Background: an optimization exercise with open tools, aiming at small area and a short achievable clock period. Do not read the settings as production practice. Only simulation tests tie the RTL to the original design; equivalence was not proved. No activity file was given, so power comes from the tool's default toggle rates.

[config.mk]
export PLATFORM = sky130hd
export DESIGN_NAME = bf16_unit
export DESIGN_NICKNAME = bf16_unit
export VERILOG_FILES = /design/flow/design.v
export SDC_FILE = /design/flow/constraint.sdc
export NUM_CORES = 4
export LEC_CHECK = 0
export CAP_MARGIN = 20
export CORE_MARGIN = 2
export CORE_UTILIZATION = 40
export PLACE_DENSITY = 0.6
export SLEW_MARGIN = 20
[constraint.sdc]
create_clock -name core_clock -period 9.0 [get_ports {clk}]
set_input_delay 1.8000 -clock core_clock [delete_from_list [all_inputs] [get_ports {clk}]]
set_output_delay 1.8000 -clock core_clock [all_outputs]
set_load 0.01 [all_outputs]
[design.v]
module decoder(
	input  [15:0] in1,
	input  [15:0] in2,
	input  [15:0] in3,
	input  [4:0] funct5,
	output reg [15:0] out1,
	output reg [15:0] out2,
	output reg [15:0] out3
);
	always @(*) begin
		case(funct5)
			5'b00000,5'b00001 : begin
				out1 <= in1;
				out2 <= 16'b0011111110000000;
				out3 <= in2;
			end
			5'b00010 : begin
				out1 <= in1;
				out2 <= in2;
				out3 <= 0;
			end
			5'b00100,5'b00101 : begin
				out1 <= in1;
				out2 <= in2;
				out3 <= in3;
			end
			default : begin
				out1 <= 0;
				out2 <= 0;
				out3 <= 0;
			end
		endcase
	end
endmodule
module mux_funct5(
	input [15:0] mult_add_sub,
	input [15:0] macc,
	input [4:0] funct5,
	output reg [15:0] result
);
  	always @(*) begin
		case(funct5)
			5'b00000,5'b00001,5'b00010,5'b00101,5'b00100 : result <= mult_add_sub;
			5'b00111 : result <= macc;
			default : result <= {16{1'b0}};
		endcase
  	end
endmodule
module bf16_fmadd_fmsub(
    input wire clk,
    input wire reset,
    input wire [15:0] in1,
    input wire [15:0] in2,
    input wire [15:0] in3,
    input wire [4:0] funct5,
    output reg [15:0] result
);
    reg [15:0] p1_reg_in3;
    reg [4:0] p1_reg_funct5;
    reg [31:0] p1_reg_exp_rm;
    reg [7:0] p1_reg_alu_in1;
    reg [7:0] p1_reg_alu_in2;
    reg p1_reg_s_rm;
    reg exc_flag;
    reg [15:0] exc_res;
    reg [31:0] exp_1;   
    reg [31:0] exp_2;   
    reg [7:0] alu_in1;   
    reg [7:0] alu_in2;   
    reg s_rm;   
    reg [15:0] p1_reg_exc_res;
    reg p1_reg_exc_flag; 
    reg [15:0] p2_reg_alu_rm;
    reg [31:0] p2_reg_exp_rm;
    reg p2_reg_s_rm;
    reg [15:0] p2_reg_exc_res;
    reg [15:0] p2_reg_in3;
    reg [4:0] p2_reg_funct5;
    reg p2_reg_exc_flag;
    reg signed [17:0] p3_reg_alu_m;
    reg signed [17:0] p3_reg_alu_m_shifted;
    reg signed [17:0] p3_reg_alu_in3;
    reg signed [17:0] p3_reg_alu_in3_shifted;
    reg signed [31:0] p3_reg_exp_3;
    reg signed [31:0] p3_reg_exp_m;
    reg p3_reg_s_m;
    reg p3_reg_s_in3;
    reg [15:0] p3_reg_exc_res;
    reg p3_reg_exc_flag;
    reg [4:0] p3_reg_funct5;
    reg signed [31:0] exp_s1;
    reg signed [31:0] exp_s2;
    reg signed [9:0] exp_rm_signed;
    reg signed [31:0] exp_m;   
    reg signed [31:0] exp_3;   
    reg signed [31:0] exp_r;   
    reg signed [17:0] alu_m;   
    reg signed [17:0] alu_in3;   
    reg signed [17:0] alu_m_shifted;   
    reg signed [17:0] alu_in3_shifted;   
    reg s_m;   
    reg s_in3;   
    reg [15:0] p4_reg_exc_res;
    reg p4_reg_exc_flag;
    reg [4:0] p4_reg_funct5;
    reg signed [31:0] p4_reg_exp_r;  
    reg signed [17:0] v_alu_m;
    reg signed [17:0] v_alu_in3;
    reg signed [17:0] p4_reg_alu_m;
    reg signed [17:0] p4_reg_alu_in3;
    reg signed [31:0] p5_reg_exp_r;
    reg [15:0] p5_reg_exc_res;
    reg p5_reg_exc_flag;
    reg signed [17:0] alu_r;
    reg s_r;  
    reg cancel_flag;  
    reg p5_reg_s_r;
    reg p5_reg_cancel_flag;
    reg [17:0] p5_reg_alu_r;
    reg p6_reg_exc_flag;
    reg p6_reg_s_r;
    reg p6_reg_cancel_flag;
    reg [15:0] p6_reg_exc_res;
    reg [17:0] p5_alu_r;
    reg [31:0] p5_exp_r;
    reg [17:0] p6_reg_alu_r;
    reg [31:0] p6_reg_exp_r;
    reg [17:0] p6_alu_r;
    reg [31:0] p6_exp_r;
    always @ (posedge clk) begin
        if (reset == 0) begin
            p1_reg_exp_rm <= 0;
            p1_reg_in3 <= 0;
            p1_reg_funct5 <= 0;
            p1_reg_alu_in1 <= 0;
            p1_reg_alu_in2 <= 0;
            p1_reg_s_rm <= 0;
            p1_reg_exc_flag <= 1;
            p1_reg_exc_res <= 0;
            p2_reg_alu_rm <= 0;
            p2_reg_exp_rm <= 0;
            p2_reg_s_rm <= 0;
            p2_reg_exc_res <= 0;
            p2_reg_in3 <= 0;
            p2_reg_funct5 <= 0;
            p2_reg_exc_flag <= 1;
            p3_reg_alu_m <= 0;
            p3_reg_alu_m_shifted <= 0;
            p3_reg_alu_in3 <= 0;
            p3_reg_alu_in3_shifted <= 0;
            p3_reg_exp_3 <= 0;
            p3_reg_exp_m <= 0;
            p3_reg_s_m <= 0;
            p3_reg_s_in3 <= 0;
            p3_reg_exc_res <= 0;
            p3_reg_exc_flag <= 1;
            p3_reg_funct5 <= 0;
            p4_reg_funct5 <= 0;
            p4_reg_exp_r <= 0;
            p4_reg_exc_res <= 0;
            p4_reg_exc_flag <= 1;
            p4_reg_alu_m <= 0;
            p4_reg_alu_in3 <= 0;
            p5_reg_exp_r <= 0;
            p5_reg_exc_res <= 0;
            p5_reg_exc_flag <= 1'b1;
            p5_reg_alu_r <= 0;
            p5_reg_s_r <= 0;
            p5_reg_cancel_flag <= 0;
            p6_reg_exc_flag <= 1;
            p6_reg_s_r <= 0;
            p6_reg_cancel_flag <= 0;
            p6_reg_exc_res <= 0;
            p6_reg_alu_r <= 0;
            p6_reg_exp_r <= 0;
        end else begin
            p1_reg_exp_rm <= (exp_1 + exp_2) - 127;  
            p1_reg_in3 <= in3;
            p1_reg_funct5 <= funct5;
            p1_reg_alu_in1 <= alu_in1;
            p1_reg_alu_in2 <= alu_in2;
            p1_reg_s_rm <= s_rm;
            p1_reg_exc_flag <= 1;
            p1_reg_exc_res <= 0;
            p1_reg_exc_flag <= exc_flag;
            p1_reg_exc_res <= exc_res;
            p2_reg_alu_rm <= p1_reg_alu_in1 * p1_reg_alu_in2;  
            p2_reg_exp_rm <= p1_reg_exp_rm;
            p2_reg_s_rm <= p1_reg_s_rm;
            p2_reg_exc_res <= p1_reg_exc_res;
            p2_reg_in3 <= p1_reg_in3;
            p2_reg_funct5 <= p1_reg_funct5;
            p2_reg_exc_flag <= p1_reg_exc_flag;
            p3_reg_alu_m <= alu_m;
            p3_reg_alu_m_shifted <= alu_m_shifted;
            p3_reg_alu_in3 <= alu_in3;
            p3_reg_alu_in3_shifted <= alu_in3_shifted;
            p3_reg_exp_3 <= exp_3;
            p3_reg_exp_m <= exp_m;
            p3_reg_s_m <= s_m;
            p3_reg_s_in3 <= s_in3;
            p3_reg_exc_res <= p2_reg_exc_res;
            p3_reg_exc_flag <= p2_reg_exc_flag;
            p3_reg_funct5 <= p2_reg_funct5;
            p4_reg_funct5 <= p3_reg_funct5;
            p4_reg_exp_r <= exp_r;
            p4_reg_exc_res <= p3_reg_exc_res;
            p4_reg_exc_flag <= p3_reg_exc_flag;
            p4_reg_alu_m <= v_alu_m;
            p4_reg_alu_in3 <= v_alu_in3;
            p5_reg_exp_r <= p4_reg_exp_r;
            p5_reg_exc_res <= p4_reg_exc_res;
            p5_reg_exc_flag <= p4_reg_exc_flag;
            p5_reg_alu_r <= alu_r;
            p5_reg_s_r <= s_r;
            p5_reg_cancel_flag <= cancel_flag;
            p6_reg_exc_flag <= p5_reg_exc_flag;
            p6_reg_s_r <= p5_reg_s_r;
            p6_reg_cancel_flag <= p5_reg_cancel_flag;
            p6_reg_exc_res <= p5_reg_exc_res;
            p6_reg_alu_r <= p5_alu_r;
            p6_reg_exp_r <= p5_exp_r;
        end
    end
    always @(*) begin
        if ((in1[14:7] == 0) || (in2[14:7] == 0)) begin
            exp_1 <= 0;
            exp_2 <= 127;
            alu_in1 <= 0;
            alu_in2 <= 0;
            s_rm <= 0;
        end else begin
            exp_1 <= in1[14:7];
            exp_2 <= in2[14:7];
            alu_in1 <= {1'b1,in1[6:0]};
            alu_in2 <= {1'b1,in2[6:0]};
            s_rm <= in1[15] ^ in2[15];
        end
    end
    always @(*) begin
        exc_flag = 1;
        exc_res = 16'b0000000000000000;
        if ((exp_1 == 255) || (exp_2 == 255) || (in3[14:7] == 8'b11111111)) begin
            if ((in1[6:0] != 0) && (exp_1 == 255)) begin
                exc_res = in1;
            end else if ((in2[6:0] != 0) && (exp_2 == 255)) begin
                exc_res = in2;
            end else if ((in3[6:0] != 0) && (in3[14:7] == 8'b11111111)) begin
                exc_res = in3;
            end else begin
                if (exp_1 == 255) begin
                    exc_res = in1;
                end else if (exp_2 == 255) begin
                    exc_res = in2;
                end else begin
                    exc_res = in3;
                end
            end
        end else begin
            exc_flag = 0;
        end
    end
    always @(*) begin
        exp_3 <= p2_reg_in3[14:7];
        exp_m <= p2_reg_exp_rm;
        exp_rm_signed = p2_reg_exp_rm;
        exp_s1 = ({2'b00,p2_reg_in3[14:7]}) - exp_rm_signed;
        exp_s2 = exp_rm_signed - ({2'b00,p2_reg_in3[14:7]});
        if (p2_reg_in3[14:7] == 0) begin
            alu_in3 <= 0;
            alu_in3_shifted <= 0;
            s_in3 <= 0;
        end else begin
            alu_in3 <= {4'b0001,p2_reg_in3[6:0],7'b0000000};
            alu_in3_shifted <= ({4'b0001,p2_reg_in3[6:0],7'b0000000}) >>> exp_s2;
            s_in3 <= p2_reg_in3[15];
        end
        if (p2_reg_alu_rm == 0) begin
            alu_m <= 0;
            alu_m_shifted <= 0;
            s_m <= 0;
        end else begin
            alu_m <= {2'b00,p2_reg_alu_rm};
            alu_m_shifted <= ({2'b00,p2_reg_alu_rm}) >>> exp_s1;
            s_m <= p2_reg_s_rm;
        end
    end
    always @(*) begin
        v_alu_m = p3_reg_alu_m;
        v_alu_in3 = p3_reg_alu_in3;
        if (p3_reg_exp_m >= p3_reg_exp_3) begin
            v_alu_in3 = p3_reg_alu_in3_shifted;
            exp_r <= p3_reg_exp_m;
        end else begin
            v_alu_m = p3_reg_alu_m_shifted;
            exp_r <= p3_reg_exp_3;
        end
        if (p3_reg_s_m == 1) begin
            v_alu_m =  -(v_alu_m);
        end else begin
            v_alu_m = v_alu_m;
        end
        if (p3_reg_s_in3 == 1) begin
            v_alu_in3 =  -(v_alu_in3);
        end else begin
            v_alu_in3 = v_alu_in3;
        end
    end
    always @(*) begin
        case (p4_reg_funct5)
            5'b00100, 5'b00000, 5'b00010 : begin
                alu_r = p4_reg_alu_m + p4_reg_alu_in3;
            end
            5'b00101,5'b00001 : begin
                alu_r = p4_reg_alu_m - p4_reg_alu_in3;
            end
            default : begin
              alu_r = 0;
            end
        endcase
        if (alu_r == 0) begin
           cancel_flag = 1;
        end else begin
           cancel_flag = 0;
        end
        s_r = 0;
        if (alu_r < 0) begin
            s_r = 1;
            alu_r = -(alu_r);
        end
    end
    always @(*) begin
        p5_alu_r = p5_reg_alu_r;
        p5_exp_r = p5_reg_exp_r;
        if (p5_alu_r[16] == 1) begin
            p5_exp_r = p5_exp_r + 2;
            p5_alu_r = p5_alu_r >> 2;
        end else if (p5_alu_r[15] == 1) begin
            p5_exp_r = p5_exp_r + 1;
            p5_alu_r = p5_alu_r >> 1;
        end else if (p5_alu_r[14] == 1) begin
           p5_alu_r = p5_alu_r << 0;
        end else if (p5_alu_r[13] == 1) begin
            p5_exp_r = p5_exp_r - 1;
            p5_alu_r = p5_alu_r << 1;
        end else if (p5_alu_r[12] == 1) begin
            p5_exp_r = p5_exp_r - 2;
            p5_alu_r = p5_alu_r << 2;
        end else if (p5_alu_r[11] == 1) begin
            p5_exp_r = p5_exp_r - 3;
            p5_alu_r = p5_alu_r << 3;
        end else if (p5_alu_r[10] == 1) begin
            p5_exp_r = p5_exp_r - 4;
            p5_alu_r = p5_alu_r << 4;
        end else if (p5_alu_r[9] == 1) begin
            p5_exp_r = p5_exp_r - 5;
            p5_alu_r = p5_alu_r << 5;
        end else if (p5_alu_r[8] == 1) begin
            p5_exp_r = p5_exp_r - 6;
            p5_alu_r = p5_alu_r << 6;
        end else if (p5_alu_r[7] == 1) begin
            p5_exp_r = p5_exp_r - 7;
            p5_alu_r = p5_alu_r << 7;
        end else if (p5_alu_r[6] == 1) begin
            p5_exp_r = p5_exp_r - 7;
            p5_alu_r = p5_alu_r << 8;
        end else if (p5_alu_r[5] == 1) begin
            p5_exp_r = p5_exp_r - 7;
            p5_alu_r = p5_alu_r << 9;
        end else if (p5_alu_r[4] == 1) begin
            p5_exp_r = p5_exp_r - 7;
            p5_alu_r = p5_alu_r << 10;
        end else if (p5_alu_r[3] == 1) begin
            p5_exp_r = p5_exp_r - 7;
            p5_alu_r = p5_alu_r << 11;
        end else if (p5_alu_r[2] == 1) begin
            p5_exp_r = p5_exp_r - 7;
            p5_alu_r = p5_alu_r << 12;
        end else if (p5_alu_r[1] == 1) begin
            p5_exp_r = p5_exp_r - 7;
            p5_alu_r = p5_alu_r << 13;
        end else if (p5_alu_r[0] == 1) begin
            p5_exp_r = p5_exp_r - 7;
            p5_alu_r = p5_alu_r << 14;
        end
    end
    always @(*) begin
        p6_alu_r = p6_reg_alu_r;
        p6_exp_r = p6_reg_exp_r;
        if (p6_alu_r[6] == 1) begin
            p6_alu_r[13:7] = (p6_alu_r[13:7]) + 1;
            if (p6_alu_r[13:7] == 0) begin
                p6_exp_r = p6_exp_r + 1;
            end
        end
        if (p6_reg_exc_flag == 1) begin
           result <= p6_reg_exc_res;
        end else if (p6_reg_cancel_flag == 1) begin
           result <= 0;
        end else if ((p6_exp_r >= 255) && (p6_reg_s_r == 0)) begin
           result <= 16'b0111111110000000;  
        end else if ((p6_exp_r >= 255) && (p6_reg_s_r == 1)) begin
           result <= 16'b1111111110000000;  
        end else if (p6_exp_r <= 0) begin
            result <= 16'b0000000000000000;  
        end else begin
            result[15] <= p6_reg_s_r;
            result[14:7] <= p6_exp_r;
            result[6:0] <= p6_alu_r[13:7];
        end
    end
endmodule
module bf16_mult_leaf
# (parameter G = 6) (
    input clk,
    input reset,
    input [15:0] in1,  
    input [15:0] in2,  
    output wire [G + 15:0] out_alu_m,  
    output reg [31:0] out_exp_m,  
    output reg out_s_m,  
    output reg out_exc_flag,  
    output reg out_err_code  
);
    reg [31:0] p1_reg_exp_m;
    reg [7:0] p1_reg_alu_in1;
    reg [7:0] p1_reg_alu_in2;
    reg p1_reg_s_m;
    reg p1_reg_exc_flag;
    reg p1_reg_err_code;
    reg [31:0] exp_1;
    reg [31:0] exp_2;
    reg [7:0] alu_in1;
    reg [7:0] alu_in2;
    reg s_m;   
    reg exc_flag;
    reg err_code;
    wire [G-1:0] guard;
    reg [15:0] s_alu_m;
    assign guard = 0;
    always @(*) begin
        if ((in1[14:7] == 0) || (in2[14:7] == 0)) begin
            exp_1 <= 0;
            exp_2 <= 0;
            alu_in1 <= 0;
            alu_in2 <= 0;
            s_m <= 0;
        end else begin
            exp_1 <= in1[14:7];
            exp_2 <= in2[14:7];
            alu_in1 <= {1'b1,in1[6:0]};
            alu_in2 <= {1'b1,in2[6:0]};
            s_m <= in1[15] ^ in2[15];
        end
    end
  always @(*) begin 
      exc_flag = 1;
      err_code = 0;
      if ((exp_1 == 255) || (exp_2 == 255)) begin
          if (in1[6:0] != 0 && exp_1 == 255 || in2[6:0] != 0 && exp_2 == 255) begin
              err_code = 1;
          end else begin
              err_code = 0;
          end
      end else begin
          exc_flag = 0;
      end
  end
  always @(posedge clk) begin
      if (reset == 0) begin
          p1_reg_exp_m <= 0;
          p1_reg_alu_in1 <= 0;
          p1_reg_alu_in2 <= 0;
          p1_reg_s_m <= 0;
          p1_reg_exc_flag <= 1;
          p1_reg_err_code <= 0;
          s_alu_m <= 0;
          out_exp_m <= 0;
          out_s_m <= 0;
          out_err_code <= 0;
          out_exc_flag <= 1;
      end else begin
          p1_reg_exp_m <= exp_1 + exp_2;  
          p1_reg_alu_in1 <= alu_in1;
          p1_reg_alu_in2 <= alu_in2;
          p1_reg_s_m <= s_m;
          p1_reg_exc_flag <= exc_flag;
          p1_reg_err_code <= err_code;
          s_alu_m <= p1_reg_alu_in1 * p1_reg_alu_in2;
          out_exp_m <= p1_reg_exp_m;
          out_s_m <= p1_reg_s_m;
          out_err_code <= p1_reg_err_code;
          out_exc_flag <= p1_reg_exc_flag;
      end
  end
  assign out_alu_m = {guard, s_alu_m};
endmodule
module bf16_add_branch
# (parameter G = 6) (
    input clk,
    input reset,
    input [G + 15:0] in1,
    input [31:0] exp_1,
    input s_in1,
    input exc_flag_1,
    input err_code_1,
    input [G + 15:0] in2,
    input [31:0] exp_2,
    input s_in2,
    input exc_flag_2,
    input err_code_2,
    output reg [G + 15:0] out_alu_r,
    output reg [31:0] out_exp_r,
    output reg out_s_r,
    output reg out_exc_flag,
    output reg out_err_code
);
    reg signed [G + 15:0] p1_reg_alu_in2;
    reg signed [G + 15:0] p1_reg_alu_in2_shifted;
    reg signed [G + 15:0] p1_reg_alu_in1;
    reg signed [G + 15:0] p1_reg_alu_in1_shifted;
    reg signed [31:0] p1_reg_exp_1;
    reg signed [31:0] p1_reg_exp_2;
    reg p1_reg_s_in2;
    reg p1_reg_s_in1;
    reg p1_reg_exc_flag;
    reg p1_reg_err_code;  
    reg signed [31:0] p2_reg_exp_r;
    reg p2_reg_exc_flag;
    reg p2_reg_err_code;
    reg signed [G + 15:0] p2_reg_alu_in1;
    reg signed [G + 15:0] p2_reg_alu_in2;
    reg signed [G + 15:0] v_alu_in1;
    reg signed [G + 15:0] v_alu_in2;
    reg signed [G + 15:0] alu_r;
    reg s_r;
    reg signed [31:0] exp_r;
    reg signed [G + 15:0] alu_in1;
    reg signed [G + 15:0] alu_in1_shifted;
    reg signed [G + 15:0] alu_in2;
    reg signed [G + 15:0] alu_in2_shifted;
    reg exc_flag;
    reg err_code;
    wire [G - 1:0] guard;  
    assign guard = 0;
    always @(*) begin
        if (exc_flag_1 == 1 || exc_flag_2 == 1) begin
            exc_flag <= 1;
            err_code <= err_code_1 | err_code_2;
        end else begin
            exc_flag <= 0;
            err_code <= 0;
        end
    end
    always @(*) begin: S1
        reg signed [31:0] exp_s1;
        reg signed [31:0] exp_s2;
        if ((exp_1 - exp_2) < 0) begin
           exp_s1 =  -(exp_1 - exp_2);
        end else begin
           exp_s1 = exp_1 - exp_2;
        end
        if ((exp_2 - exp_1) < 0) begin
            exp_s2 =  -(exp_2 - exp_1);
        end else begin
            exp_s2 = exp_2 - exp_1;
        end
        alu_in1 <= in1;
        alu_in1_shifted <= (in1) >>> exp_s2;
        alu_in2 <= in2;
        alu_in2_shifted <= (in2) >>> exp_s1;
    end
    always @(*) begin: S2
        v_alu_in1 = p1_reg_alu_in1;
        v_alu_in2 = p1_reg_alu_in2;
        if (p1_reg_exp_2 >= p1_reg_exp_1) begin
            v_alu_in1 = p1_reg_alu_in1_shifted;
            exp_r <= p1_reg_exp_2;
        end else begin
            v_alu_in2 = p1_reg_alu_in2_shifted;
            exp_r <= p1_reg_exp_1;
        end
        if (p1_reg_s_in1 == 1) begin
            v_alu_in1 =  -(v_alu_in1);
        end else begin
            v_alu_in1 = v_alu_in1;
        end
        if (p1_reg_s_in2 == 1) begin
            v_alu_in2 =  -(v_alu_in2);
        end else begin
            v_alu_in2 = v_alu_in2;
        end
    end
    always @(*) begin: S3
        reg signed [31:0] v_exp;
        v_exp = p2_reg_exp_r;
        alu_r = p2_reg_alu_in2 + p2_reg_alu_in1;
        s_r = 0;
        if (alu_r < 0) begin
            s_r = 1;
            alu_r =  -(alu_r);
        end
    end
    always @(posedge clk) begin
        if (reset == 0) begin
            p1_reg_alu_in2 <= 0;
            p1_reg_alu_in2_shifted <= 0;
            p1_reg_alu_in1 <= 0;
            p1_reg_alu_in1_shifted <= 0;
            p1_reg_exp_1 <= 0;
            p1_reg_exp_2 <= 0;
            p1_reg_s_in2 <= 0;
            p1_reg_s_in1 <= 0;
            p1_reg_exc_flag <= 1;
            p1_reg_err_code <= 0;
            p2_reg_exp_r <= 0;
            p2_reg_exc_flag <= 1;
            p2_reg_err_code <= 0;
            p2_reg_alu_in1 <= 0;
            p2_reg_alu_in2 <= 0;
            out_exp_r <= 0;
            out_exc_flag <= 1;
            out_err_code <= 0;
            out_alu_r <= 0;
            out_s_r <= 0;
        end else begin
            p1_reg_alu_in2 <= alu_in2;
            p1_reg_alu_in2_shifted <= alu_in2_shifted;
            p1_reg_alu_in1 <= alu_in1;
            p1_reg_alu_in1_shifted <= alu_in1_shifted;
            p1_reg_exp_1 <= exp_1;
            p1_reg_exp_2 <= exp_2;
            p1_reg_s_in2 <= s_in2;
            p1_reg_s_in1 <= s_in1;
            p1_reg_exc_flag <= exc_flag;
            p1_reg_err_code <= err_code;
            p2_reg_exp_r <= exp_r;
            p2_reg_exc_flag <= p1_reg_exc_flag;
            p2_reg_err_code <= p1_reg_err_code;
            p2_reg_alu_in1 <= v_alu_in1;
            p2_reg_alu_in2 <= v_alu_in2;
            out_exp_r <= p2_reg_exp_r;
            out_exc_flag <= p2_reg_exc_flag;
            out_err_code <= p2_reg_err_code;
            out_alu_r <= alu_r;
            out_s_r <= s_r;
        end
    end
endmodule
module bf16_add_root
# (parameter G = 6)(
    input clk,
    input reset,
    input [G + 15:0] in1,
    input [31:0] exp_1,
    input s_in1,
    input exc_flag_1,
    input err_code_1,
    input [G + 15:0] in2,
    input [31:0] exp_2,
    input s_in2,
    input exc_flag_2,
    input err_code_2,
    output reg [15:0] result
);
    reg signed [G + 15:0] p1_reg_alu_in2;
    reg signed [G + 15:0] p1_reg_alu_in2_shifted;
    reg signed [G + 15:0] p1_reg_alu_in1;
    reg signed [G + 15:0] p1_reg_alu_in1_shifted;
    reg signed [31:0] p1_reg_exp_1;
    reg signed [31:0] p1_reg_exp_2;
    reg p1_reg_s_in2;
    reg p1_reg_s_in1;
    reg p1_reg_exc_flag;
    reg p1_reg_err_code;  
    reg signed [31:0] p2_reg_exp_r;
    reg p2_reg_exc_flag;
    reg p2_reg_err_code;
    reg signed [G + 15:0] p2_reg_alu_in1;
    reg signed [G + 15:0] p2_reg_alu_in2; 
    reg signed [G + 15:0] v_alu_in1;
    reg signed [G + 15:0] v_alu_in2; 
    reg signed [31:0] p3_reg_exp_r;
    reg p3_reg_exc_flag;
    reg p3_reg_err_code;
    reg signed [G + 15:0] p3_reg_alu_r;
    reg p3_reg_s_r;
    reg p3_reg_cancel_flag;  
    reg p4_reg_exc_flag;
    reg p4_reg_err_code;
    reg signed [31:0] p4_reg_exp_r;
    reg signed [G + 15:0] p4_reg_alu_r;
    reg p4_reg_s_r;
    reg p4_reg_cancel_flag;
    reg signed [G + 15:0] alu_in1;
    reg signed [G + 15:0] alu_in1_shifted;
    reg signed [G + 15:0] alu_in2;
    reg signed [G + 15:0] alu_in2_shifted;
    reg exc_flag;
    reg err_code;
    wire [G - 1:0] guard;  
    reg signed [31:0] exp_r;
    reg signed [G + 15:0] alu_r;
    reg s_r;
    reg cancel_flag;
    reg signed [G + 15:0] v_alu_r;
    reg signed [31:0] v_exp_r;
    assign guard = 0;
    always @(*) begin
        if (exc_flag_1 == 1 || exc_flag_2 == 1) begin
            exc_flag <= 1;
            err_code <= err_code_1 | err_code_2;
        end else begin
            exc_flag <= 0;
            err_code <= 0;
        end
    end
  always @(*) begin: S1
      reg signed [31:0] exp_s1;
      reg signed [31:0] exp_s2;
      if((exp_1 - exp_2) < 0) begin
          exp_s1 =  -(exp_1 - exp_2);
      end else begin
          exp_s1 = exp_1 - exp_2;
      end
      if ((exp_2 - exp_1) < 0) begin
          exp_s2 =  -(exp_2 - exp_1);
      end else begin
          exp_s2 = exp_2 - exp_1;
      end
      alu_in1 <= in1;
      alu_in1_shifted <= (in1) >>> exp_s2;
      alu_in2 <= in2;
      alu_in2_shifted <= (in2) >>> exp_s1;
  end
    always @(*) begin : S2
        v_alu_in1 = p1_reg_alu_in1;
        v_alu_in2 = p1_reg_alu_in2;
        if ((p1_reg_exp_2 >= p1_reg_exp_1)) begin
            v_alu_in1 = p1_reg_alu_in1_shifted;
            exp_r <= p1_reg_exp_2;
        end else begin
            v_alu_in2 = p1_reg_alu_in2_shifted;
            exp_r <= p1_reg_exp_1;
        end
        if (p1_reg_s_in1 == 1) begin
            v_alu_in1 =  -(v_alu_in1);
        end else begin
            v_alu_in1 = v_alu_in1;
        end
        if (p1_reg_s_in2 == 1) begin
            v_alu_in2 =  -(v_alu_in2);
        end else begin
            v_alu_in2 = v_alu_in2;
        end
    end
    always @(*) begin: S3
        reg signed [31:0] v_exp;
        v_exp = p2_reg_exp_r;
        alu_r = p2_reg_alu_in2 + p2_reg_alu_in1;
        if (alu_r == {guard,16'b0000000000000000}) begin
            cancel_flag = 1;
        end else begin
            cancel_flag = 0;
        end
        s_r = 0;
        if (alu_r < 0) begin
            s_r = 1;
            alu_r =  -(alu_r);
        end
    end
    always @(*) begin
        v_alu_r = p3_reg_alu_r;
        v_exp_r = p3_reg_exp_r;
        if (v_alu_r[20] == 1) begin
            v_exp_r = v_exp_r + 6;
            v_alu_r = (v_alu_r) >> 6;
        end else if (v_alu_r[19] == 1) begin
            v_exp_r = v_exp_r + 5;
            v_alu_r = (v_alu_r) >> 5;
        end else if (v_alu_r[18] == 1) begin
            v_exp_r = v_exp_r + 4;
            v_alu_r = (v_alu_r) >> 4;
        end else if (v_alu_r[17] == 1) begin
            v_exp_r = v_exp_r + 3;
            v_alu_r = (v_alu_r) >> 3;
        end else if (v_alu_r[16] == 1) begin
            v_exp_r = v_exp_r + 2;
            v_alu_r = (v_alu_r) >> 2;
        end else if (v_alu_r[15] == 1) begin
            v_exp_r = v_exp_r + 1;
            v_alu_r = (v_alu_r) >> 1;
        end else if (v_alu_r[14] == 1) begin
            v_alu_r = (v_alu_r) << 0;
        end else if (v_alu_r[13] == 1) begin
            v_exp_r = v_exp_r - 1;
            v_alu_r = (v_alu_r) << 1;
        end else if (v_alu_r[12] == 1) begin
            v_exp_r = v_exp_r - 2;
            v_alu_r = (v_alu_r) << 2;
        end else if (v_alu_r[11] == 1) begin
            v_exp_r = v_exp_r - 3;
            v_alu_r = (v_alu_r) << 3;
        end else if (v_alu_r[10] == 1) begin
            v_exp_r = v_exp_r - 4;
            v_alu_r = (v_alu_r) << 4;
        end else if (v_alu_r[9] == 1) begin
            v_exp_r = v_exp_r - 5;
            v_alu_r = (v_alu_r) << 5;
        end else if (v_alu_r[8] == 1) begin
            v_exp_r = v_exp_r - 6;
            v_alu_r = (v_alu_r) << 6;
        end else if (v_alu_r[7] == 1) begin
            v_exp_r = v_exp_r - 7;
            v_alu_r = (v_alu_r) << 7;
        end else if (v_alu_r[6] == 1) begin
            v_exp_r = v_exp_r - 7;
            v_alu_r = (v_alu_r) << 8;
        end else if (v_alu_r[5] == 1) begin
            v_exp_r = v_exp_r - 7;
            v_alu_r = (v_alu_r) << 9;
        end else if (v_alu_r[4] == 1) begin
            v_exp_r = v_exp_r - 7;
            v_alu_r = (v_alu_r) << 10;
        end else if (v_alu_r[3] == 1) begin
            v_exp_r = v_exp_r - 7;
            v_alu_r = (v_alu_r) << 11;
        end else if (v_alu_r[2] == 1) begin
            v_exp_r = v_exp_r - 7;
            v_alu_r = (v_alu_r) << 12;
        end else if (v_alu_r[1] == 1) begin
            v_exp_r = v_exp_r - 7;
            v_alu_r = (v_alu_r) << 13;
        end else if (v_alu_r[0] == 1) begin
            v_exp_r = v_exp_r - 7;
            v_alu_r = (v_alu_r) << 14;
        end
    end
    always @(*) begin: S5
        reg signed [G + 15:0] v_alu_r;
        reg signed [31:0] v_exp_r;
        v_alu_r = p4_reg_alu_r;
        v_exp_r = p4_reg_exp_r;
        if (v_alu_r[6] == 1) begin
            v_alu_r[13:7] = v_alu_r[13:7] + 1;
            if(v_alu_r[13:7] == 0) begin
                v_exp_r = v_exp_r + 1;
            end
        end
        if (p4_reg_exc_flag == 1) begin
            if (p4_reg_err_code == 1) begin
                result <= {p4_reg_s_r,15'b111111110000001};  
            end else begin
                result <= {p4_reg_s_r,15'b111111110000000};  
            end
        end else if (p4_reg_cancel_flag == 1) begin
            result <= 0;
        end else if ((v_exp_r > 381) && p4_reg_s_r == 0) begin
            result <= 16'b0111111110000000;  
        end else if ((v_exp_r > 381) && p4_reg_s_r == 1) begin
            result <= 16'b1111111110000000;  
        end else if (v_exp_r < 128) begin
            result <= 16'b0000000000000000;  
        end else begin
            result[15] <= p4_reg_s_r;
            result[14:7] <= (v_exp_r) - 127;
            result[6:0] <= v_alu_r[13:7];
        end
    end
    always @(posedge clk) begin
        if (reset == 0) begin
            p1_reg_alu_in2 <= 0;
            p1_reg_alu_in2_shifted <= 0;
            p1_reg_alu_in1 <= 0;
            p1_reg_alu_in1_shifted <= 0;
            p1_reg_exp_1 <= 0;
            p1_reg_exp_2 <= 0;
            p1_reg_s_in2 <= 0;
            p1_reg_s_in1 <= 0;
            p1_reg_exc_flag <= 1;
            p1_reg_err_code <= 0;
            p2_reg_exp_r <= 0;
            p2_reg_exc_flag <= 1;
            p2_reg_err_code <= 0;
            p2_reg_alu_in1 <= 0;
            p2_reg_alu_in2 <= 0;
            p3_reg_exp_r <= 0;
            p3_reg_exc_flag <= 1;
            p3_reg_err_code <= 0;
            p3_reg_alu_r <= 0;
            p3_reg_s_r <= 0;
            p3_reg_cancel_flag <= 0;
            p4_reg_exc_flag <= 1;
            p4_reg_err_code <= 0;
            p4_reg_s_r <= 0;
            p4_reg_cancel_flag <= 0;
            p4_reg_alu_r <= 0;
            p4_reg_exp_r <= 0;
        end else begin
            p1_reg_alu_in2 <= alu_in2;
            p1_reg_alu_in2_shifted <= alu_in2_shifted;
            p1_reg_alu_in1 <= alu_in1;
            p1_reg_alu_in1_shifted <= alu_in1_shifted;
            p1_reg_exp_1 <= exp_1;
            p1_reg_exp_2 <= exp_2;
            p1_reg_s_in2 <= s_in2;
            p1_reg_s_in1 <= s_in1;
            p1_reg_exc_flag <= exc_flag;
            p1_reg_err_code <= err_code;
            p2_reg_exp_r <= exp_r;
            p2_reg_exc_flag <= p1_reg_exc_flag;
            p2_reg_err_code <= p1_reg_err_code;
            p2_reg_alu_in1 <= v_alu_in1;
            p2_reg_alu_in2 <= v_alu_in2;
            p3_reg_exp_r <= p2_reg_exp_r;
            p3_reg_exc_flag <= p2_reg_exc_flag;
            p3_reg_err_code <= p2_reg_err_code;
            p3_reg_alu_r <= alu_r;
            p3_reg_s_r <= s_r;
            p3_reg_cancel_flag <= cancel_flag;
            p4_reg_exc_flag <= p3_reg_exc_flag;
            p4_reg_err_code <= p3_reg_err_code;
            p4_reg_s_r <= p3_reg_s_r;
            p4_reg_cancel_flag <= p3_reg_cancel_flag;
            p4_reg_alu_r <= v_alu_r;
            p4_reg_exp_r <= v_exp_r;
        end
    end
endmodule
module bf16_SIMD_MACC
# (parameter G = 6) (
    input clk,
    input reset,
    input [15:0] in1,
    input [15:0] in2,
    input  [15:0] in3,
    input  [15:0] in4,
    input  [15:0] in5,
    input  [15:0] in6,
    input  [15:0] in7,
    input  [15:0] in8,
    input  [15:0] in9,
    input  [15:0] in10,
    input  [15:0] in11,
    input  [15:0] in12,
    input  [15:0] in13,
    input  [15:0] in14,
    input  [15:0] in15,
    input  [15:0] in16,
    input  [15:0] in17,
    input  [15:0] in18,
    output wire [15:0] result
);
    wire [G + 15:0] m1_alu_m;
    wire [31:0] m1_exp_m;
    wire m1_s_m;
    wire m1_exc_flag;
    wire m1_err_code;
    wire [G + 15:0] m2_alu_m;
    wire [31:0] m2_exp_m;
    wire m2_s_m;
    wire m2_exc_flag;
    wire m2_err_code;
    wire [G + 15:0] m3_alu_m;
    wire [31:0] m3_exp_m;
    wire m3_s_m;
    wire m3_exc_flag;
    wire m3_err_code;
    wire [G + 15:0] m4_alu_m;
    wire [31:0] m4_exp_m;
    wire m4_s_m;
    wire m4_exc_flag;
    wire m4_err_code;
    wire [G + 15:0] m5_alu_m;
    wire [31:0] m5_exp_m;
    wire m5_s_m;
    wire m5_exc_flag;
    wire m5_err_code;
    wire [G + 15:0] m6_alu_m;
    wire [31:0] m6_exp_m;
    wire m6_s_m;
    wire m6_exc_flag;
    wire m6_err_code;
    wire [G + 15:0] m7_alu_m;
    wire [31:0] m7_exp_m;
    wire m7_s_m;
    wire m7_exc_flag;
    wire m7_err_code;
    wire [G + 15:0] m8_alu_m;
    wire [31:0] m8_exp_m;
    wire m8_s_m;
    wire m8_exc_flag;
    wire m8_err_code;
    wire [G + 15:0] m9_alu_m;
    wire [31:0] m9_exp_m;
    wire m9_s_m;
    wire m9_exc_flag;
    wire m9_err_code;
    wire [G + 15:0] a1_alu_r;
    wire [31:0] a1_exp_r;
    wire a1_s_r;
    wire a1_exc_flag;
    wire a1_err_code;
    wire [G + 15:0] a2_alu_r;
    wire [31:0] a2_exp_r;
    wire a2_s_r;
    wire a2_exc_flag;
    wire a2_err_code;
    wire [G + 15:0] a3_alu_r;
    wire [31:0] a3_exp_r;
    wire a3_s_r;
    wire a3_exc_flag;
    wire a3_err_code;
    wire [G + 15:0] a4_alu_r;
    wire [31:0] a4_exp_r;
    wire a4_s_r;
    wire a4_exc_flag;
    wire a4_err_code;
    wire [G + 15:0] a5_alu_r;
    wire [31:0] a5_exp_r;
    wire a5_s_r;
    wire a5_exc_flag;
    wire a5_err_code;
    wire [G + 15:0] a6_alu_r;
    wire [31:0] a6_exp_r;
    wire a6_s_r;
    wire a6_exc_flag;
    wire a6_err_code;
    wire [G + 15:0] a7_alu_r;
    wire [31:0] a7_exp_r;
    wire a7_s_r;
    wire a7_exc_flag;
    wire a7_err_code;
    reg [15:0] p1_in17;
    reg [15:0] p1_in18;
    reg [15:0] p2_in17;
    reg [15:0] p2_in18;
    reg [15:0] p3_in17;
    reg [15:0] p3_in18;
    reg [15:0] p4_in17;
    reg [15:0] p4_in18;
    reg [15:0] p5_in17;
    reg [15:0] p5_in18;
    reg [15:0] p6_in17;
    reg [15:0] p6_in18;
    reg [15:0] p7_in17;
    reg [15:0] p7_in18;
    reg [15:0] p8_in17;
    reg [15:0] p8_in18;
    reg [15:0] p9_in17;
    reg [15:0] p9_in18;
    wire [15:0] in17_m;
    wire [15:0] in18_m;
    always @ (posedge clk) begin
        if (reset == 0) begin
            p1_in17 <= 0;
            p1_in18 <= 0;
            p2_in17 <= 0;
            p2_in18 <= 0;
            p3_in17 <= 0;
            p3_in18 <= 0;
            p4_in17 <= 0;
            p4_in18 <= 0;
            p5_in17 <= 0;
            p5_in18 <= 0;
            p6_in17 <= 0;
            p6_in18 <= 0;
            p7_in17 <= 0;
            p7_in18 <= 0;
            p8_in17 <= 0;
            p8_in18 <= 0;
            p9_in17 <= 0;
            p9_in18 <= 0;
        end else begin
            p1_in17 <= in17;
            p1_in18 <= in18;
            p2_in17 <= p1_in17;
            p2_in18 <= p1_in18;
            p3_in17 <= p2_in17;
            p3_in18 <= p2_in18;
            p4_in17 <= p3_in17;
            p4_in18 <= p3_in18;
            p5_in17 <= p4_in17;
            p5_in18 <= p4_in18;
            p6_in17 <= p5_in17;
            p6_in18 <= p5_in18;
            p7_in17 <= p6_in17;
            p7_in18 <= p6_in18;
            p8_in17 <= p7_in17;
            p8_in18 <= p7_in18;
            p9_in17 <= p8_in17;
            p9_in18 <= p8_in18;
        end
    end
    assign in17_m = p9_in17;
    assign in18_m = p9_in18;
    bf16_mult_leaf MULT1(
        .clk(clk),
        .reset(reset),
        .in1(in1),
        .in2(in2),
        .out_alu_m(m1_alu_m),
        .out_exp_m(m1_exp_m),
        .out_s_m(m1_s_m),
        .out_exc_flag(m1_exc_flag),
        .out_err_code(m1_err_code));
    bf16_mult_leaf MULT2(
        .clk(clk),
        .reset(reset),
        .in1(in3),
        .in2(in4),
        .out_alu_m(m2_alu_m),
        .out_exp_m(m2_exp_m),
        .out_s_m(m2_s_m),
        .out_exc_flag(m2_exc_flag),
        .out_err_code(m2_err_code));
    bf16_mult_leaf MULT3(
        .clk(clk),
        .reset(reset),
        .in1(in5),
        .in2(in6),
        .out_alu_m(m3_alu_m),
        .out_exp_m(m3_exp_m),
        .out_s_m(m3_s_m),
        .out_exc_flag(m3_exc_flag),
        .out_err_code(m3_err_code));
    bf16_mult_leaf MULT4(
        .clk(clk),
        .reset(reset),
        .in1(in7),
        .in2(in8),
        .out_alu_m(m4_alu_m),
        .out_exp_m(m4_exp_m),
        .out_s_m(m4_s_m),
        .out_exc_flag(m4_exc_flag),
        .out_err_code(m4_err_code));
    bf16_mult_leaf MULT5(
        .clk(clk),
        .reset(reset),
        .in1(in9),
        .in2(in10),
        .out_alu_m(m5_alu_m),
        .out_exp_m(m5_exp_m),
        .out_s_m(m5_s_m),
        .out_exc_flag(m5_exc_flag),
        .out_err_code(m5_err_code));
    bf16_mult_leaf MULT6(
        .clk(clk),
        .reset(reset),
        .in1(in11),
        .in2(in12),
        .out_alu_m(m6_alu_m),
        .out_exp_m(m6_exp_m),
        .out_s_m(m6_s_m),
        .out_exc_flag(m6_exc_flag),
        .out_err_code(m6_err_code));
    bf16_mult_leaf MULT7(
        .clk(clk),
        .reset(reset),
        .in1(in13),
        .in2(in14),
        .out_alu_m(m7_alu_m),
        .out_exp_m(m7_exp_m),
        .out_s_m(m7_s_m),
        .out_exc_flag(m7_exc_flag),
        .out_err_code(m7_err_code));
    bf16_mult_leaf MULT8(
        .clk(clk),
        .reset(reset),
        .in1(in15),
        .in2(in16),
        .out_alu_m(m8_alu_m),
        .out_exp_m(m8_exp_m),
        .out_s_m(m8_s_m),
        .out_exc_flag(m8_exc_flag),
        .out_err_code(m8_err_code));
    bf16_mult_leaf MULT9(
        .clk(clk),
        .reset(reset),
        .in1(in17_m),
        .in2(in18_m),
        .out_alu_m(m9_alu_m),
        .out_exp_m(m9_exp_m),
        .out_s_m(m9_s_m),
        .out_exc_flag(m9_exc_flag),
        .out_err_code(m9_err_code));
    bf16_add_branch ADD1(
        .clk(clk),
        .reset(reset),
        .in1(m1_alu_m),
        .exp_1(m1_exp_m),
        .s_in1(m1_s_m),
        .exc_flag_1(m1_exc_flag),
        .err_code_1(m1_err_code),
        .in2(m2_alu_m),
        .exp_2(m2_exp_m),
        .s_in2(m2_s_m),
        .exc_flag_2(m2_exc_flag),
        .err_code_2(m2_err_code),
        .out_alu_r(a1_alu_r),
        .out_exp_r(a1_exp_r),
        .out_s_r(a1_s_r),
        .out_exc_flag(a1_exc_flag),
        .out_err_code(a1_err_code));
    bf16_add_branch ADD2(
        .clk(clk),
        .reset(reset),
        .in1(m3_alu_m),
        .exp_1(m3_exp_m),
        .s_in1(m3_s_m),
        .exc_flag_1(m3_exc_flag),
        .err_code_1(m3_err_code),
        .in2(m4_alu_m),
        .exp_2(m4_exp_m),
        .s_in2(m4_s_m),
        .exc_flag_2(m4_exc_flag),
        .err_code_2(m4_err_code),
        .out_alu_r(a2_alu_r),
        .out_exp_r(a2_exp_r),
        .out_s_r(a2_s_r),
        .out_exc_flag(a2_exc_flag),
        .out_err_code(a2_err_code));
    bf16_add_branch ADD3(
        .clk(clk),
        .reset(reset),
        .in1(m5_alu_m),
        .exp_1(m5_exp_m),
        .s_in1(m5_s_m),
        .exc_flag_1(m5_exc_flag),
        .err_code_1(m5_err_code),
        .in2(m6_alu_m),
        .exp_2(m6_exp_m),
        .s_in2(m6_s_m),
        .exc_flag_2(m6_exc_flag),
        .err_code_2(m6_err_code),
        .out_alu_r(a3_alu_r),
        .out_exp_r(a3_exp_r),
        .out_s_r(a3_s_r),
        .out_exc_flag(a3_exc_flag),
        .out_err_code(a3_err_code));
    bf16_add_branch ADD4(
        .clk(clk),
        .reset(reset),
        .in1(m7_alu_m),
        .exp_1(m7_exp_m),
        .s_in1(m7_s_m),
        .exc_flag_1(m7_exc_flag),
        .err_code_1(m7_err_code),
        .in2(m8_alu_m),
        .exp_2(m8_exp_m),
        .s_in2(m8_s_m),
        .exc_flag_2(m8_exc_flag),
        .err_code_2(m8_err_code),
        .out_alu_r(a4_alu_r),
        .out_exp_r(a4_exp_r),
        .out_s_r(a4_s_r),
        .out_exc_flag(a4_exc_flag),
        .out_err_code(a4_err_code));
    bf16_add_branch ADD5(
        .clk(clk),
        .reset(reset),
        .in1(a1_alu_r),
        .exp_1(a1_exp_r),
        .s_in1(a1_s_r),
        .exc_flag_1(a1_exc_flag),
        .err_code_1(a1_err_code),
        .in2(a2_alu_r),
        .exp_2(a2_exp_r),
        .s_in2(a2_s_r),
        .exc_flag_2(a2_exc_flag),
        .err_code_2(a2_err_code),
        .out_alu_r(a5_alu_r),
        .out_exp_r(a5_exp_r),
        .out_s_r(a5_s_r),
        .out_exc_flag(a5_exc_flag),
        .out_err_code(a5_err_code));
    bf16_add_branch ADD6(
        .clk(clk),
        .reset(reset),
        .in1(a3_alu_r),
        .exp_1(a3_exp_r),
        .s_in1(a3_s_r),
        .exc_flag_1(a3_exc_flag),
        .err_code_1(a3_err_code),
        .in2(a4_alu_r),
        .exp_2(a4_exp_r),
        .s_in2(a4_s_r),
        .exc_flag_2(a4_exc_flag),
        .err_code_2(a4_err_code),
        .out_alu_r(a6_alu_r),
        .out_exp_r(a6_exp_r),
        .out_s_r(a6_s_r),
        .out_exc_flag(a6_exc_flag),
        .out_err_code(a6_err_code));
    bf16_add_branch ADD7(
        .clk(clk),
        .reset(reset),
        .in1(a5_alu_r),
        .exp_1(a5_exp_r),
        .s_in1(a5_s_r),
        .exc_flag_1(a5_exc_flag),
        .err_code_1(a5_err_code),
        .in2(a6_alu_r),
        .exp_2(a6_exp_r),
        .s_in2(a6_s_r),
        .exc_flag_2(a6_exc_flag),
        .err_code_2(a6_err_code),
        .out_alu_r(a7_alu_r),
        .out_exp_r(a7_exp_r),
        .out_s_r(a7_s_r),
        .out_exc_flag(a7_exc_flag),
        .out_err_code(a7_err_code));
    bf16_add_root ROOT(
        .clk(clk),
        .reset(reset),
        .in1(a7_alu_r),
        .exp_1(a7_exp_r),
        .s_in1(a7_s_r),
        .exc_flag_1(a7_exc_flag),
        .err_code_1(a7_err_code),
        .in2(m9_alu_m),
        .exp_2(m9_exp_m),
        .s_in2(m9_s_m),
        .exc_flag_2(m9_exc_flag),
        .err_code_2(m9_err_code),
        .result(result));
endmodule
module bf16_unit
# (parameter G = 6) (
    input  clk,
    input  reset,
    input  [15:0] in1,
    input  [15:0] in2,
    input  [15:0] in3,
    input  [15:0] in4,
    input  [15:0] in5,
    input  [15:0] in6,
    input  [15:0] in7,
    input  [15:0] in8,
    input  [15:0] in9,
    input  [15:0] in10,
    input  [15:0] in11,
    input  [15:0] in12,
    input  [15:0] in13,
    input  [15:0] in14,
    input  [15:0] in15,
    input  [15:0] in16,
    input  [15:0] in17,
    input  [15:0] in18,
    input  [4:0] funct5,
    output wire [15:0] result
);
    reg [4:0] p1_funct5;
    reg [4:0] p2_funct5;
    reg [4:0] p3_funct5;
    reg [4:0] p4_funct5;
    reg [4:0] p5_funct5;
    reg [4:0] p6_funct5;
    reg [4:0] p7_funct5;
    reg [4:0] p8_funct5;
    reg [4:0] p9_funct5;
    reg [4:0] p10_funct5;
    reg [4:0] p11_funct5;
    reg [4:0] p12_funct5;
    reg [4:0] p13_funct5;
    reg [4:0] p14_funct5;
    reg [4:0] p15_funct5;
    reg [15:0] p1_in1;
    reg [15:0] p1_in2;
    reg [15:0] p1_in3;
    reg [15:0] p2_in1;
    reg [15:0] p2_in2;
    reg [15:0] p2_in3;
    reg [15:0] p3_in1;
    reg [15:0] p3_in2;
    reg [15:0] p3_in3;
    reg [15:0] p4_in1;
    reg [15:0] p4_in2;
    reg [15:0] p4_in3;
    reg [15:0] p5_in1;
    reg [15:0] p5_in2;
    reg [15:0] p5_in3;
    reg [15:0] p6_in1;
    reg [15:0] p6_in2;
    reg [15:0] p6_in3;
    reg [15:0] p7_in1;
    reg [15:0] p7_in2;
    reg [15:0] p7_in3; 
    reg [15:0] p8_in1;
    reg [15:0] p8_in2;
    reg [15:0] p8_in3; 
    reg [15:0] p9_in1;
    reg [15:0] p9_in2;
    reg [15:0] p9_in3; 
    wire [15:0] mux_mult_add_sub;
    wire [15:0] mux_macc;
    wire [15:0] s_in1;
    wire [15:0] s_in2;
    wire [15:0] s_in3;
    bf16_SIMD_MACC bf16_SIMD(
      .clk(clk),
      .reset(reset),
      .in1(in1),
      .in2(in2),
      .in3(in3),
      .in4(in4),
      .in5(in5),
      .in6(in6),
      .in7(in7),
      .in8(in8),
      .in9(in9),
      .in10(in10),
      .in11(in11),
      .in12(in12),
      .in13(in13),
      .in14(in14),
      .in15(in15),
      .in16(in16),
      .in17(in17),
      .in18(in18),
      .result(mux_macc));
    decoder dec(
      .in1(p9_in1),
      .in2(p9_in2),
      .in3(p9_in3),
      .funct5(p9_funct5),
      .out1(s_in1),
      .out2(s_in2),
      .out3(s_in3));
    bf16_fmadd_fmsub fmadd_fmsub(
      .clk(clk),
      .reset(reset),
      .in1(s_in1),
      .in2(s_in2),
      .in3(s_in3),
      .funct5(p9_funct5),
      .result(mux_mult_add_sub));
    mux_funct5 mux(
      .mult_add_sub(mux_mult_add_sub),
      .macc(mux_macc),
      .funct5(p15_funct5),
      .result(result));
    always @(posedge clk) begin
        if (reset == 0) begin
            p1_funct5 <= 0;
            p2_funct5 <= 0;
            p3_funct5 <= 0;
            p4_funct5 <= 0;
            p5_funct5 <= 0;
            p6_funct5 <= 0;
            p7_funct5 <= 0;
            p8_funct5 <= 0;
            p9_funct5 <= 0;
            p10_funct5 <= 0;
            p11_funct5 <= 0;
            p12_funct5 <= 0;
            p13_funct5 <= 0;
            p14_funct5 <= 0;
            p15_funct5 <= 0;
            p1_in1 <= 0;
            p1_in2 <= 0;
            p1_in3 <= 0;
            p2_in1 <= 0;
            p2_in2 <= 0;
            p2_in3 <= 0;
            p3_in1 <= 0;
            p3_in2 <= 0;
            p3_in3 <= 0;
            p4_in1 <= 0;
            p4_in2 <= 0;
            p4_in3 <= 0;
            p5_in1 <= 0;
            p5_in2 <= 0;
            p5_in3 <= 0;
            p6_in1 <= 0;
            p6_in2 <= 0;
            p6_in3 <= 0;
            p7_in1 <= 0;
            p7_in2 <= 0;
            p7_in3 <= 0;
            p8_in1 <= 0;
            p8_in2 <= 0;
            p8_in3 <= 0;
            p9_in1 <= 0;
            p9_in2 <= 0;
            p9_in3 <= 0;
        end else begin
            p1_funct5 <= funct5;
            p2_funct5 <= p1_funct5;
            p3_funct5 <= p2_funct5;
            p4_funct5 <= p3_funct5;
            p5_funct5 <= p4_funct5;
            p6_funct5 <= p5_funct5;
            p7_funct5 <= p6_funct5;
            p8_funct5 <= p7_funct5;
            p9_funct5 <= p8_funct5;
            p10_funct5 <= p9_funct5;
            p11_funct5 <= p10_funct5;
            p12_funct5 <= p11_funct5;
            p13_funct5 <= p12_funct5;
            p14_funct5 <= p13_funct5;
            p15_funct5 <= p14_funct5;
            p1_in1 <= in1;
            p1_in2 <= in2;
            p1_in3 <= in3;
            p2_in1 <= p1_in1;
            p2_in2 <= p1_in2;
            p2_in3 <= p1_in3;
            p3_in1 <= p2_in1;
            p3_in2 <= p2_in2;
            p3_in3 <= p2_in3;
            p4_in1 <= p3_in1;
            p4_in2 <= p3_in2;
            p4_in3 <= p3_in3;
            p5_in1 <= p4_in1;
            p5_in2 <= p4_in2;
            p5_in3 <= p4_in3;
            p6_in1 <= p5_in1;
            p6_in2 <= p5_in2;
            p6_in3 <= p5_in3;
            p7_in1 <= p6_in1;
            p7_in2 <= p6_in2;
            p7_in3 <= p6_in3;
            p8_in1 <= p7_in1;
            p8_in2 <= p7_in2;
            p8_in3 <= p7_in3;
            p9_in1 <= p8_in1;
            p9_in2 <= p8_in2;
            p9_in3 <= p8_in3;
        end
    end
endmodule
[run.sh]
#!/bin/bash
# synth_recipe.tcl (not shown) runs the flow's synth.tcl, then flattens the netlist and writes it again
# the make line also repeats each setting of config.mk as NAME=value (left out here)
make -C /OpenROAD-flow-scripts/flow DESIGN_CONFIG=/design/flow/config.mk WORK_HOME=/design/flow/orfs CLKGATE_MAP_FILE= SYNTH_SCRIPT=/design/flow/synth_recipe.tcl finish
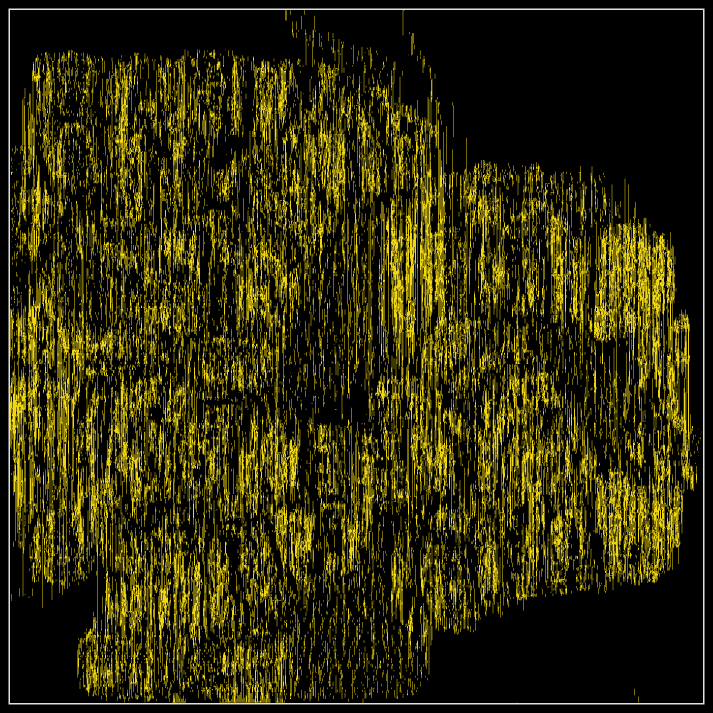
**Above:** the metal 2 layer.
The layer carries 181 mm of wire. 15999 nets have wire on it.
vias: 125000
Routed WL: 410 mm

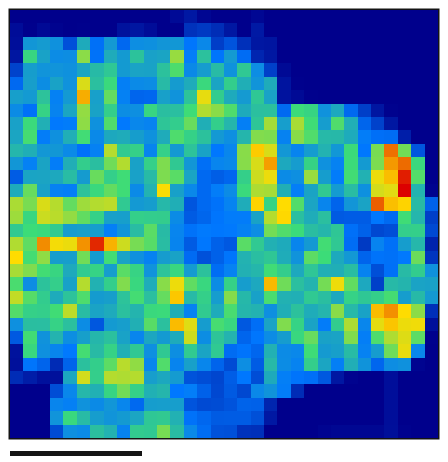
**Above:** wire density map.
Bar = 200 um. The die is cut into 32 by 32 equal tiles; dark blue is low, red is high, scaled to the fullest tile. Values are wire area over tile area, all layers added.
The fullest tile reaches 0.49. The mean over all tiles is 0.16. The densest ninth of the die: west. 18% of the tiles are nearly empty.
gr usage total: 19.1%
WL per Instance: 16.8 um

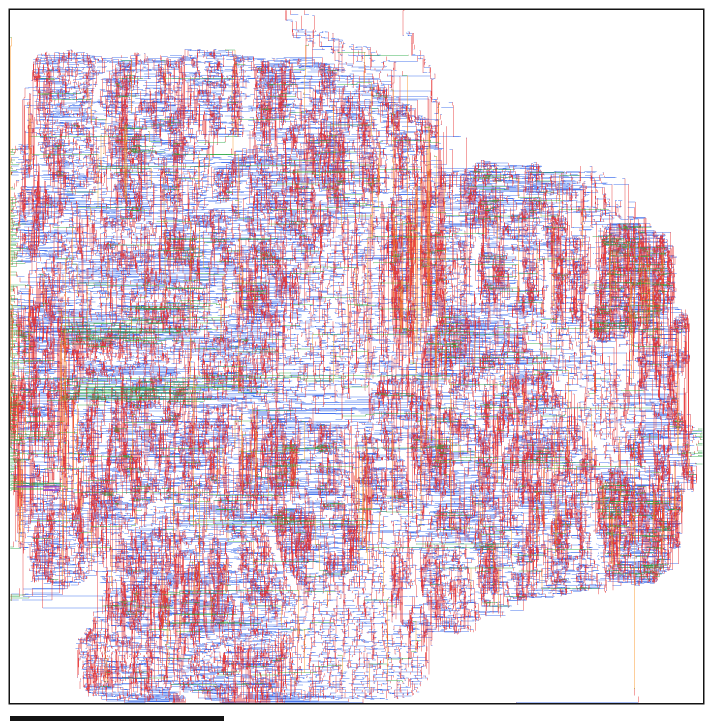
**Above:** wiring by layer.
Bar = 200 um.
Blue stands for M1, wire length 198 mm. Red stands for M2, wire length 181 mm. Orange stands for M4, wire length 11600 um. Purple stands for M5, wire length 41.4 um. Green stands for M3, wire length 19700 um.

==> impl_metrics.toml <==
[run_status]
outcome = "no timing/DRC/antenna violations"

[synth]
synthCells = 18800
yosysTopAreaCell = "dfxtp_1"
yosys_warnings = 8
synth.area.top_cells = "dfxtp_1, and2_1, ha_1"
synth_top_area_share_pct = 38.9
ys_seq_area_share_pct = 38.9
synth-simple-area-share_pct = 23.1
postSynth.asyncResetShare_pct = 0
synth_top_family_by_area = "simple AND/OR/NAND/NOR gates"
synth_xor_area_share_pct = 4.27

[power]
peakVddDrop_uv = 146

[sta]
relSlewSlack_pct = 25.2
setup_tns_ns = 0
fin_ws_ns = 1.37
finalHoldViolCount = 0
worst_slew_pin_slew_ns = 1.12
fin_crit_sh_pct = 84.8

[critical_path]
path_class = "flop to primary output"
crit_fanout = 12
worstPathArrival_ns = 5.83
reg2regPathDepth = 15
cp-end-kind = "primary output"

[die]
io_pins = 311
fp.dieH_um = 648
start_util_pct = 40.2

[detailed_routing]
firstDrtPassIters = 6

[global_routing]
antenna_found_initial = 40
grt_pass1_vias = 121000
grt_overflow = 0

[clock_network]
insertion_delay_ns = 0.95
cts_setup_buffers = 0
cts-htree-levels = 5
clock-root-buffer = "clkbuf_16"
holdBufCountCts = 0
cts_buffers = 346
cts_sinks = 3218

[place]
post-place-ws_ns = 2.03
placed_area_mm2 = 0.173
gp_congestion = 0.898

[run]
drv_cap = 0

[finish]
final_util_pct = 44.9
multi_input_area_mm2 = 0.0943
stdcell_count = 24400
largest_register = "fmadd_fmsub.p6_reg_exp_r"
fin_area_mm2 = 0.186
nets = 20300
final_cell_mix = "dfxtp_1, and2_1, nor2_1, nand2_1, inv_1"
## critical path: stages, from the launching register on
cell and delay (ns):
dfxtp_1 0.45, ha_1 0.26, nand2_1 0.11, nor3_1 0.24, o2111ai_1 0.52, or4_1 0.82
o21ai_0 0.23, a31o_2 0.18, nand4_1 0.16, a2111oi_4 0.59, a311oi_1 0.27, a211o_1 0.43
clkdlybuf4s50_1 0.59
## routing by layer
layer  GRT usage (%)  vias to the layer above
met5               0                        -
met4            5.51                        6
met3            2.45                      623
met2            30.9                     2698
met1            26.6                    58400
li1                -                    63500
## cells in the mapped netlist, types with 266 or more instances
cell and number:
dfxtp_1 3218, and2_1 2117, fa_1 413, o21ai_0 718
nor2_1 1838, ha_1 936, nor3_1 565, xor2_1 266
clkbuf_1 800, nand2_1 1400, mux2i_1 658, xnor2_1 543
a21oi_1 958, inv_1 1038
## worst paths after layout
kind | from | slack [ns] | to
setup / recovery | fmadd_fmsub.p6_reg_alu_r[7] | 1.37 | result[15]
setup reg to reg | bf16_SIMD.MULT8.p1_reg_alu_in1[7] | 3.97 | bf16_SIMD.MULT8.s_alu_m[15]
hold / removal | bf16_SIMD.ADD7.p2_reg_exc_flag | 0.40 | bf16_SIMD.ADD7.out_exc_flag
hold reg to reg | bf16_SIMD.ADD7.p2_reg_exc_flag | 0.40 | bf16_SIMD.ADD7.out_exc_flag
## cell type report
type | instances | share of cell area [%]
multi-input combinational | 13600 | 50.8
timing repair buffer | 430 | 2.20
inverter | 1050 | 2.13
clock inverter | 154 | 1.09
tap | 5474 | 3.69
antenna | 10 | 0.0135
clock buffer | 472 | 5.31
sequential | 3218 | 34.7
## report_power, final
part | internal (mW) | switching (mW)
sequential | 14.7 | 0.344
combinational | 1.86 | 2.82
clock | 8.61 | 5.95
total | 25.1 | 9.11
## cell families (layout without fill, tap and decap cells)
group	after synthesis	after routing
xor gates and xnor gates	809	809
muxes	818	818
AOI/OAI and AO/OA	3144	3144
other	1	11
and+or+nand+nor	7499	7499
adders and majority gates	1349	1349
DFF	3218	3218
buffers and inverters	1942	2106
## stage by stage
| step | total power [mW] | hold slack (ns) |
|---|---|---|
| 6_report | 34.2 | 0.401 |
| 2_1_floorplan | 18.7 | 0.386 |
| 3_5_place_dp | 19.9 | 0.392 |
| 3_3_place_gp | 19.9 | 0.388 |
| 4_1_cts | 34.6 | 0.406 |
| 5_1_grt | 35.8 | 0.421 |

## re-timing with driven ports
No port has a modelled driver above. Below, the same layout with a new extraction and two added sets of constraints. Step 1 sets driving cells, clkbuf_16 on the clock port and buf_2 on the other inputs (assumed; they add their load-dependent delay and slew). Step 2 times the ports against the registers' clock, not the clock port: input delays grow and output delays shrink by t, the midpoint of the rising clock arrivals with the driver on. Three values: ideal ports, drivers, drivers and shift; two values: the first two.
shift t [ns]: 1.051
setup slack, ns: 1.365 / 1.248 / 2.299
hold slack, ns: 0.401 / 0.401 / 0.401
After both steps this run still meets setup and hold. For this run, drivers alone change the setup slack by -0.117 ns; drivers and shift together by +0.934 ns.
